From an optimization exercise on the open Yosys and OpenROAD flow, aimed at small area; shortcuts taken in it are not production practice. The RTL was checked by simulation tests, not by an equivalence proof against the original design. Power and IR drop assume default switching activity.

Fig. 1: cells coloured by class
Scale bar: 100 um. Fill, decap, tap and diode cells in grey.
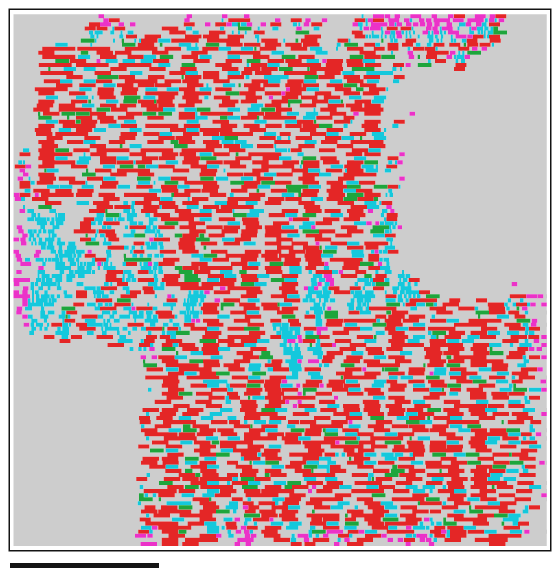
Fig. 2: wires after detailed routing
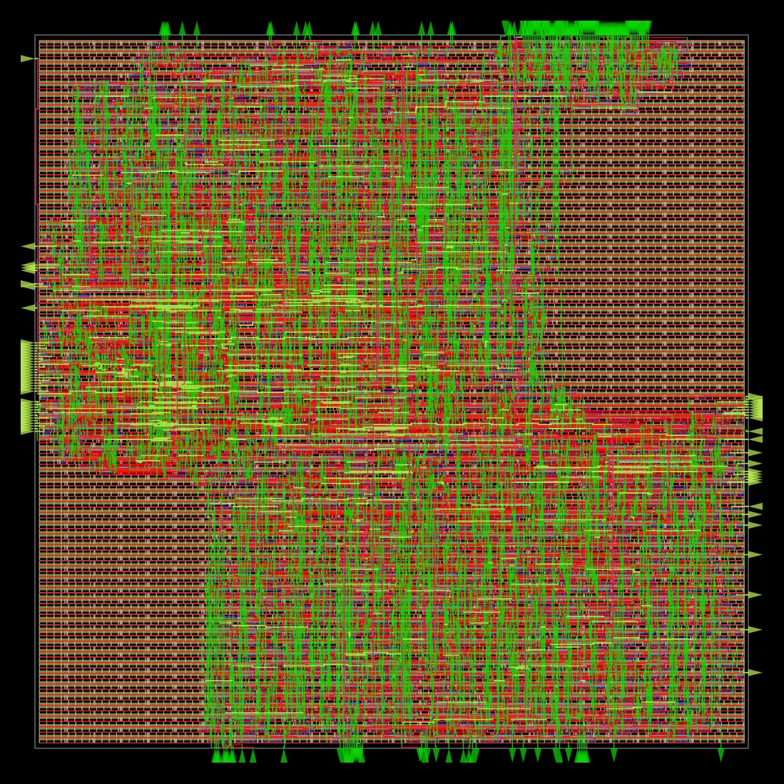
Fig. 3: wires at chosen ports, followed through buffers
Scale bar: 100 um.
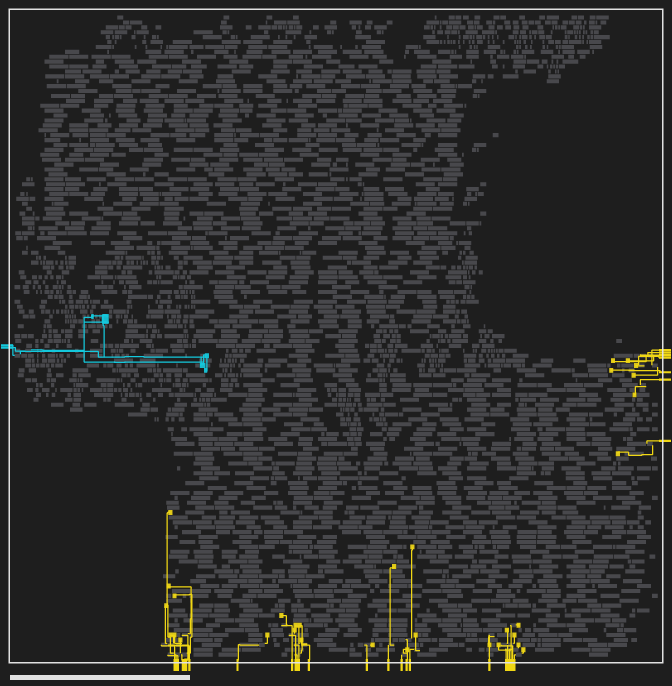
Fig. 4: sequential cells coloured by netlist name
Other sequential cells in the stronger grey, the rest of the logic in the fainter grey.
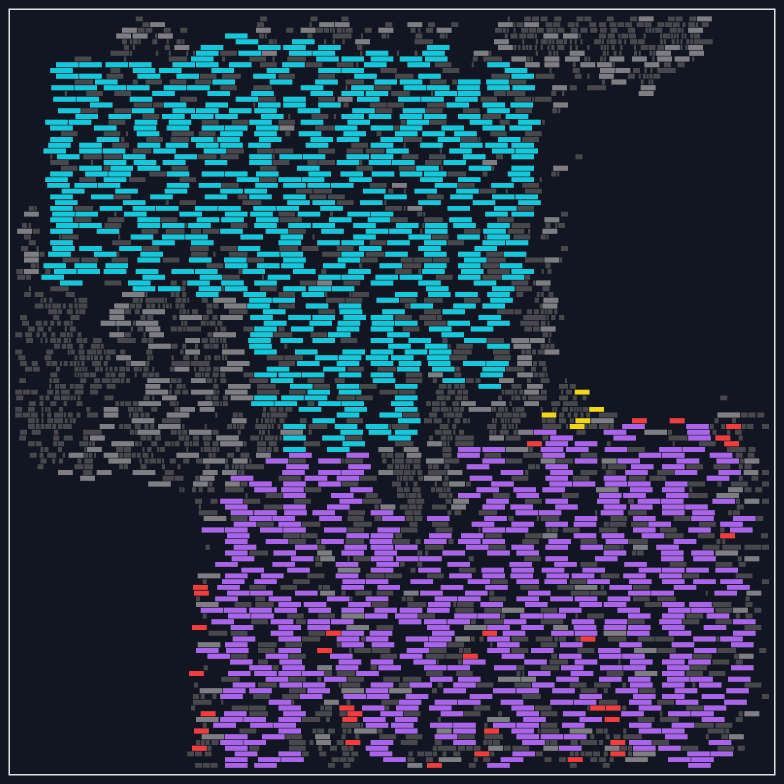
[design/flow/design.v]
`timescale 1ns / 1ps
module SYNC_FIFO #(parameter WIDTH = 32, parameter AW = 4) (
  input                  rst,
  input                  clk,
  input  [WIDTH-1:0]     din,
  input                  wr_en,
  input                  rd_en,
  output [WIDTH-1:0]     dout,
  output                 full,
  output                 empty
);
  reg [WIDTH-1:0] mem [0:(1<<AW)-1];
  reg [AW-1:0]    wptr, rptr;
  reg [AW:0]      cnt;
  wire do_wr = wr_en && !full;
  wire do_rd = rd_en && !empty;
  assign full  = (cnt == (1 << AW));
  assign empty = (cnt == 0);
  assign dout  = mem[rptr];
  always @(posedge clk) begin
    if (do_wr)
      mem[wptr] <= din;
  end
  always @(posedge clk) begin
    if (rst) begin
      wptr <= 'b0;
      rptr <= 'b0;
      cnt  <= 'b0;
    end else begin
      if (do_wr) wptr <= wptr + 1'b1;
      if (do_rd) rptr <= rptr + 1'b1;
      cnt <= cnt + do_wr - do_rd;
    end
  end
endmodule
module FIFO_DATA (
  input         rst,
  input         wr_clk,
  input         rd_clk,
  input  [31:0] din,
  input         wr_en,
  input         rd_en,
  output [31:0] dout,
  output        full,
  output        empty
);
  SYNC_FIFO #(.WIDTH(32)) u_fifo (
    .rst(rst), .clk(wr_clk), .din(din), .wr_en(wr_en), .rd_en(rd_en),
    .dout(dout), .full(full), .empty(empty)
  );
endmodule
module FIFO_ADDR (
  input         rst,
  input         wr_clk,
  input         rd_clk,
  input  [32:0] din,
  input         wr_en,
  input         rd_en,
  output [32:0] dout,
  output        full,
  output        empty
);
  SYNC_FIFO #(.WIDTH(33)) u_fifo (
    .rst(rst), .clk(wr_clk), .din(din), .wr_en(wr_en), .rd_en(rd_en),
    .dout(dout), .full(full), .empty(empty)
  );
endmodule
`timescale 1ns / 1ps
module AHB_SLAVE(
                     input             Hclk,
                     input             Hresetn,
                     input [1:0]       Htrans,
                     input [31:0]       Haddr,
                     input [31:0]       Hwdata,
                     input [1:0]       Hburst,
                     input             Hwrite, Hsel, Hready,
                     output reg [31:0]  Haddr_temp,
                     output reg [31:0]  Hwdata_temp,
                     output reg        valid,
                     output reg        Hwrite_temp
                 );
parameter [1:0] IDLE     = 2'b00;
parameter [1:0] BUSY     = 2'b01;
parameter [1:0] ADDRESS  = 2'b10;
parameter [1:0] TRANSFER = 2'b11;
reg [1:0] present_state;
reg [1:0] next_state;
reg [31:0] addr;
reg [31:0] data;
reg [2:0] count;       
wire      count_step = (present_state == TRANSFER) && Hsel && (Htrans != 2'b00) &&
                       (Htrans != 2'b01) && Hready && (Hburst == 2'b10);
always @(posedge Hclk) begin
    if (Hresetn == 1'b0) begin
        addr <= 'b0;
        data <= 'b0;
    end else begin
        addr <= Haddr;
        data <= Hwdata;
    end
end
always @(posedge Hclk) begin
    if (Hresetn == 1'b0) begin
        present_state <= IDLE;
    end else begin
        present_state <= next_state;
    end
end
always @(posedge Hclk) begin
    if (Hresetn == 1'b0) begin
        count <= 3'd0;
    end else if (count_step) begin
        if (count <= 3'd3)
            count <= count + 3'd1;
        else
            count <= 3'd0;
    end
end
always @* begin
    case(present_state)
        IDLE: begin
            if (Hsel && Htrans == 2'b01) begin
                next_state = BUSY;
            end else if (Hsel && (Htrans == 2'b10 || Htrans == 2'b11) && Hready) begin
                next_state = ADDRESS;
            end else begin
                next_state = IDLE;
            end
        end
        BUSY: begin
            if (Hsel && Htrans == 2'b10 && Hready) begin
                next_state = ADDRESS;
            end else if ((Hsel && (Htrans == 2'b01)) || (!Hready)) begin
                next_state = BUSY;
            end else begin
                next_state = IDLE;
            end
        end
        ADDRESS: begin
            if (Hsel && (Htrans == 2'b10 || Htrans == 2'b11) && Hready) begin
                next_state = TRANSFER;
            end else if ((Hsel && (Htrans == 2'b01)) || (!Hready)) begin
                next_state = BUSY;
            end else begin
                next_state = IDLE;   
            end
        end
        TRANSFER: begin
            if (!Hsel || Htrans == 2'b00) begin
                next_state = IDLE;
            end else if ((Htrans == 2'b01) || (!Hready)) begin
                next_state = BUSY;
            end else begin
                case (Hburst)
                    2'b00: next_state = ADDRESS;
                    2'b01: next_state = TRANSFER;
                    2'b10:
                    begin
                        if(count<=3'd3)
                        begin
                            next_state = TRANSFER;
                        end
                        else begin
                            next_state = ADDRESS;
                        end
                    end 
                    2'b11: 
                    if (Haddr_temp < (Haddr + 8)) begin
                        next_state = TRANSFER;
                    end else begin
                       next_state = ADDRESS;
                    end
                    default: next_state = IDLE;  
                endcase
            end
        end
        default: begin
            next_state = IDLE;  
        end
    endcase
end
always @(posedge Hclk) begin
    case(present_state)
        IDLE: begin
            valid <= 1'b0;
            Haddr_temp  <= 'b0;
            Hwdata_temp <= 'b0;
            Hwrite_temp <= 1'b0; 
        end
        BUSY: begin
            valid <= valid;
            Haddr_temp  <= Haddr_temp;
            Hwdata_temp <= Hwdata_temp;
            Hwrite_temp <= Hwrite_temp; 
        end
        ADDRESS: begin
            valid <= valid;
            Haddr_temp  <= addr;
            if(Hburst == 2'b00)
            begin
                Hwdata_temp <= data;
                Hwrite_temp <= Hwrite;
            end
            else
            begin
                Hwdata_temp <= Hwdata_temp;
                Hwrite_temp <= Hwrite_temp; 
           end
        end
        TRANSFER: begin
            case (Hburst)
                2'b00: begin
                    valid <= 1'b1;
                    Haddr_temp <= Haddr_temp;
                    Hwdata_temp <= data;
                    Hwrite_temp <= Hwrite; 
                end
                2'b01: begin
                    valid <= 1'b1;
                    Haddr_temp <= Haddr_temp + 1'b1;  
                    Hwdata_temp <= data;  
                    Hwrite_temp <= Hwrite;
                end
                2'b10: begin
                    valid <= 1'b1;
                    Haddr_temp <= Haddr_temp + 1'b1;  
                    Hwdata_temp <= data;  
                    Hwrite_temp <= Hwrite;
                end
                2'b11: begin
                    if (Haddr_temp < (Haddr + 4'd8)) begin
                        valid <= 1'b1;
                        Hwdata_temp <= data;
                        Haddr_temp <= Haddr_temp + 1'b1;  
                        Hwrite_temp <= Hwrite;
                    end else begin
                        valid <= 1'b1;
                        Hwdata_temp <= data;
                        Haddr_temp <= addr;                
                        Hwrite_temp <= Hwrite;
                    end
                end
                default: begin
                    valid <= 1'b0;
                    Haddr_temp  <= 'b0;
                    Hwdata_temp <= 'b0;
                    Hwrite_temp <= 1'b0; 
                end
            endcase
        end
    endcase
end
endmodule
`timescale 1ns / 1ps
module FIFO_CONTROL(
                     input Hclk, Pclk,
                     input Hresetn,
                     input[31:0]  Haddr_temp,
                     input[31:0]  Hwdata_temp,
                     input       valid,
                     input       Hwrite_temp,
                     input       Pready,
                     input       Pint,
                     output [31:0] data_temp,
                     output [32:0] addr_temp,
                     output transfer,
                     output full
    );
    wire resetn,empty_data, wr_en,rd_en,full_data,full_addr,empty_addr;
    wire [32:0] addr_in;
    FIFO_DATA F1(
  .rst(resetn),                   
  .wr_clk(Hclk),             
  .rd_clk(Pclk),             
  .din(Hwdata_temp),                   
  .wr_en(wr_en),               
  .rd_en(rd_en),               
  .dout(data_temp),                 
  .full(full_data),                 
  .empty(empty_data)               
);
FIFO_ADDR F2 (
  .rst(resetn),                   
  .wr_clk(Hclk),             
  .rd_clk(Pclk),             
  .din(addr_in),                   
  .wr_en(wr_en),               
  .rd_en(rd_en),               
  .dout(addr_temp),                 
  .full(full_addr),                 
  .empty(empty_addr)               
);
assign full     =  full_data || full_addr;
assign transfer = (!empty_data && !empty_addr);
assign wr_en    =  valid && Hwrite_temp;
assign rd_en    =  transfer && Pready && Pint;
assign addr_in  =  {Hwrite_temp, Haddr_temp};
assign resetn   = !Hresetn;
endmodule
`timescale 1ns / 1ps
module APB_MASTER(
input Presetn,
input Pclk,
input [32:0] addr_temp,
input [31:0] data_temp,
input [31:0] Prdata,
input transfer,
input Pready,
output reg    Psel,
output reg [31:0] Paddr,
output reg [31:0] Pdata,
output reg [31:0] rdata_temp,
output reg Pwrite,
output reg Penable,
output reg Pint
);
reg [2:0] present_state, next_state;
parameter idle  = 2'b01;
parameter setup  = 2'b10;
parameter enable = 2'b11;
always@(posedge Pclk)
begin
  if(!Presetn)
     present_state <= idle;
  else
     present_state <= next_state;
end
always@(*)
begin
next_state = present_state;
case(present_state)
idle:
   begin
     if(!transfer)
        next_state = idle;
     else
        next_state = setup;
   end
setup:
    begin      
     if(Psel)
     next_state = enable;
     else
     next_state = idle;
    end
enable:
    begin
     if(Psel)
       if(transfer)
         begin
           if(Pready)
             begin
             next_state = setup;
             end
           else 
             next_state = enable;
         end
     else
       next_state = idle;
   end    
default: next_state = idle;
endcase
end
always @(posedge Pclk)
begin
if(!Presetn)
begin
 Pint       <= 1'b0;
 Psel       <= 1'b0;
 Penable    <= 1'b0;
 Paddr      <= 'b0;
 Pdata      <= 'b0;
 rdata_temp <= 'b0;
 Pwrite     <= 1'b0;
end
else
case(present_state)
idle:
begin
 Pint <= 1'b0;
 Psel <= 1'b1;
 Penable <= 1'b0;
end 
setup: begin
 Pint <= 1'b0;
 Penable <= 1'b0;
 end
enable:
     begin
     if(Psel)
       Penable <= 1'b1;
       if(transfer)
         begin
           if(Pready)
             begin
             Pint <= 1'b1;
             Paddr <= addr_temp[31:0];
             Pwrite <= addr_temp[32];
              if(addr_temp[32])
               begin
                 Pdata <= data_temp;
                 rdata_temp <= 'b0;
               end
               else
               begin
                 Pdata <= Pdata;
                 rdata_temp <= Prdata;
               end  
             end 
             end
end
default: ;
endcase
end
endmodule
`timescale 1ns / 1ps
module TOP_BRIDGE(
   input Hclk, Hresetn,
                     input [1:0]       Htrans,
                     input [31:0]       Haddr,
                     input [31:0]       Hwdata,
                     input [1:0]       Hburst,
                     input             Hwrite,
                     input             Hsel,
                     input             Pready,
                     input [31:0]      Prdata,
                     output Psel,
                     output Hreadyout,
                     output [31:0] Paddr,
                     output [31:0] Pdata,
                     output [31:0] rdata_temp,
                     output Pwrite,
                     output Penable
    );
                    wire [31:0]  Haddr_temp;
                    wire [31:0]  Hwdata_temp;
                    wire         valid;
                    wire         Hwrite_temp;
                    wire [31:0]  data_temp;
                    wire [32:0]  addr_temp;
                    wire         transfer;
                    wire         full;
                    wire         Hready;
                    wire            Pint;
                    assign Hready = !full;
                    AHB_SLAVE AS (
                      .Hclk(Hclk),
                      .Hresetn(Hresetn),
                      .Htrans(Htrans),
                      .Haddr(Haddr),
                      .Hwdata(Hwdata),
                      .Hburst(Hburst),
                      .Hwrite(Hwrite), 
                      .Hsel(Hsel), 
                      .Hready(Hready),
                      .Haddr_temp(Haddr_temp),
                      .Hwdata_temp(Hwdata_temp),
                      .valid(valid),
                      .Hwrite_temp(Hwrite_temp)
                    );  
                    FIFO_CONTROL FC (
                      .Hclk(Hclk), 
                      .Pclk(Hclk),
                      .Hresetn(Hresetn),
                      .Haddr_temp(Haddr_temp),
                      .Hwdata_temp(Hwdata_temp),
                      .valid(valid),
                      .Hwrite_temp(Hwrite_temp),
                      .Pready(Pready),
                     .data_temp(data_temp),
                     .addr_temp(addr_temp),
                     .transfer(transfer),
                     .full(full),
                     .Pint(Pint)
                    );
                    APB_MASTER AM (
                    .Presetn(Hresetn),
                    .Pclk(Hclk),
                    .addr_temp(addr_temp),
                    .data_temp(data_temp),
                    .Prdata(Prdata),
                    .transfer(transfer),
                    .Pready(Pready),
                    .Psel(Psel),
                    .Paddr(Paddr),
                    .Pdata(Pdata),
                    .rdata_temp(rdata_temp),
                    .Pwrite(Pwrite),
                    .Penable(Penable),
                    .Pint(Pint)
                    );
                    assign Hreadyout = !full;
endmodule
[design/flow/run.sh]
#!/bin/bash
# synth_recipe.tcl (not shown) runs the flow's synth.tcl, then flattens the netlist and writes it again
# the make line also repeats each setting of config.mk as NAME=value (left out here)
make -C /OpenROAD-flow-scripts/flow DESIGN_CONFIG=/design/flow/config.mk WORK_HOME=/design/flow/orfs CLKGATE_MAP_FILE= SYNTH_SCRIPT=/design/flow/synth_recipe.tcl finish
[design/flow/config.mk]
export PLATFORM = sky130hd
export DESIGN_NAME = TOP_BRIDGE
export DESIGN_NICKNAME = TOP_BRIDGE
export VERILOG_FILES = /design/flow/design.v
export SDC_FILE = /design/flow/constraint.sdc
export NUM_CORES = 4
export LEC_CHECK = 0
export CAP_MARGIN = 20
export CORE_MARGIN = 2
export CORE_UTILIZATION = 40
export SLEW_MARGIN = 20
[design/flow/constraint.sdc]
create_clock -name core_clock -period 6.0 [get_ports {Hclk}]
set_input_delay 1.2000 -clock core_clock [delete_from_list [all_inputs] [get_ports {Hclk}]]
set_output_delay 1.2000 -clock core_clock [all_outputs]
set_load 0.01 [all_outputs]
==> run summary <==
- Top cell type's share of synthesized area: 0.648
- Mux contribution to synthesized area: 0.150
- Number of remaining DRC errors: 0
- Register area share after synthesis: 0.727
- Flop pwr share: 0.540
- Post-synthesis simple-gate area fraction: 0.0553
- Die width: about 360 um
- H-tree levels: 4
- Synth Instances: approximately 2700
- Clock Pin Slew Worst Setup and Hold Paths: approximately 60 ps
- Routed wl met2: 61.0 mm
- Die height: ~360 um
- Worst path bufs/invs: 1
- Max_cap viols: 0
- Syn Std Cell Area: 51200 sq um
- Starting density of the core: 0.402
- Net Sw Power: 3.77 mW
- Power Dens Cells: 310 nW/um^2
- Final hold violation count: 0
- Layout overhead on the synthesized area: 16.9%
- Largest family of logic cells by synthesized area: multiplexers
- Post-synth ARST share: 0
- Area of the multi-input gates: 13500 sq um
- Vias post-DR: 26400
- Run status: no timing/DRC/antenna violations
- Clk network pwr share: 0.446
- DP Worst Slack: 294 ps
- Max stage delay cell, worst path: o311ai_0
- EDFF count, synth: 1106
- Leakage: 19.0 nW
- Max reg flops: between 500 and 600
- Syn avg cell area: 18.8 sq um
- Most frequent cell after synthesis: edfxtp_1
- Slowest cell delay on critical path: 620 ps
- Synth area leader: edfxtp_1
- Deepest clock path buffer count: 3
- Most common cell after layout, fill and taps aside: edfxtp_1
- DPL Wire Length: 68.2 mm
- Unrepaired setup endpoints after global routing: false
- Worst-Margin Slew: 1150 ps
- Logic pwr share: 0.014
- RD Place Congestion: 0.816
- Post-synthesis adder-cell area fraction: 0.0157
- Root Driver: clkbuf_16
- TritonRoute pass-1 iters: 5
- Endpoint class of the critical path: flip-flop
- Final WS setup: 1030 ps
- DRT Wirelength: 122 mm
- First-pass GRT wire length: 181 mm
- Clk pwr: 8.29 mW
- Hold Crit Class: reg -> reg
- Setup TNS: 0 ps
- Critical Path RT: 6490 ps
- Largest net degree at the start of global routing: 97
- Clk_skew: 42.4 ps
- Netlist cell types: 54
- Antenna violations before repair: 10
- Post-CTS setup repair buffer count: 0
- Full die area: 131000 sq um
- GRT Residual Overflow: 0
- Slew Viols, Final: 0
Back to the opening pictures, Fig. 1:
class	colour	cells	share of their area
combinational and other logic	cyan	1274	24%
other buffers and delay cells	magenta	260	4.3%
clock drivers and dummy loads	green	255	7.7%
flops	red	1307	64%
core box area: 127000 sq um
design area: 59900 sq um
Layout Utilization: 0.470
cell row count: 131

Back to the opening pictures, Fig. 2:
Top Metal Used: met4
wl on met1: 51.6 mm
total track usage: 0.189

Back to the opening pictures, Fig. 3:
port	colour	direction	edge	end cells	wire
Hwdata	yellow	input	25 south, 7 east	32	940 um
Hburst	cyan	input	west	7	333 um
IO Port Bufs: 204
number of I/O pins: 205

Back to the opening pictures, Fig. 4:
netlist name	colour	flops
FC.F1.u_fifo.cnt	yellow	5
FC.F1.u_fifo.mem	purple	512
FC.F2.u_fifo.mem	cyan	528
AS.data	red	32
not coloured	230
sequential power: 10.0 mW
fraction of area in registers: 0.622
register area: 37300 sq um

## path summary, 6_finish.rpt
path         cells after the start                            from  slack (ps)                              to
max                             13                        Haddr[5]        1030      AS.Haddr_temp[6]$_DFFE_PP_
max reg2reg                      7     AS.Haddr_temp[25]$_DFFE_PP_        2250      AS.Haddr_temp[6]$_DFFE_PP_
min                              2  AM.rdata_temp[22]$_SDFFE_PN0P_         460  AM.rdata_temp[22]$_SDFFE_PN0P_
min reg2reg                      2  AM.rdata_temp[22]$_SDFFE_PN0P_         460  AM.rdata_temp[22]$_SDFFE_PN0P_
## through the flow
step	area (sq um)	total power, mW	hold WS (ps)	std cells
detailed placement	55400	10.5	451	4503
finish	59900	18.6	459	4760
global route	59900	19.1	481	4759
global placement	55400	10.5	445	4503
CTS	59900	18.7	460	4758
floorplan	51200	10.3	448	2726
## cell type report
class                      instances  area share
sequential                      1307       0.622
multi-input combinational       1238       0.225
clock buffer                     190      0.0643
timing repair buffer             260      0.0416
tap                             1662      0.0347
clock inverter                    65     0.00978
inverter                          36     0.00226
antenna                            2   0.0000836
## layer usage
metal,vias up,GRT usage
met2,843,0.315
met5,-,0
met4,0,0.0551
li1,11400,-
met1,14000,0.252
met3,177,0.0347

-- static timing again, ports no longer ideal --
The results above use ideal ports. As a check the final layout listed here was re-extracted and re-timed, cells and wires unchanged.
Step 1: set_driving_cell puts a clkbuf_16 on Hclk and a buf_2 on each other input, an assumption about the parent block.
Step 2 times the ports against the registers' clock, not the clock port: input delays grow and output delays shrink by t, the midpoint of the rising clock arrivals with the driver on.
Three values: ideal ports, drivers, drivers and shift; two values: the first two.
t, ns: 0.818
setup slack, ns: 1.034 / 1.082 / 0.265
worst setup path at the end: input to register
latest minus earliest clock arrival (ns): 0.046 / 0.047
slew at the worst register clock pin (ns): 0.06 / 0.06
After both steps setup and hold are still met in this run. The setup slack of this run moves by +0.048 ns with the drivers and by -0.769 ns with both steps.
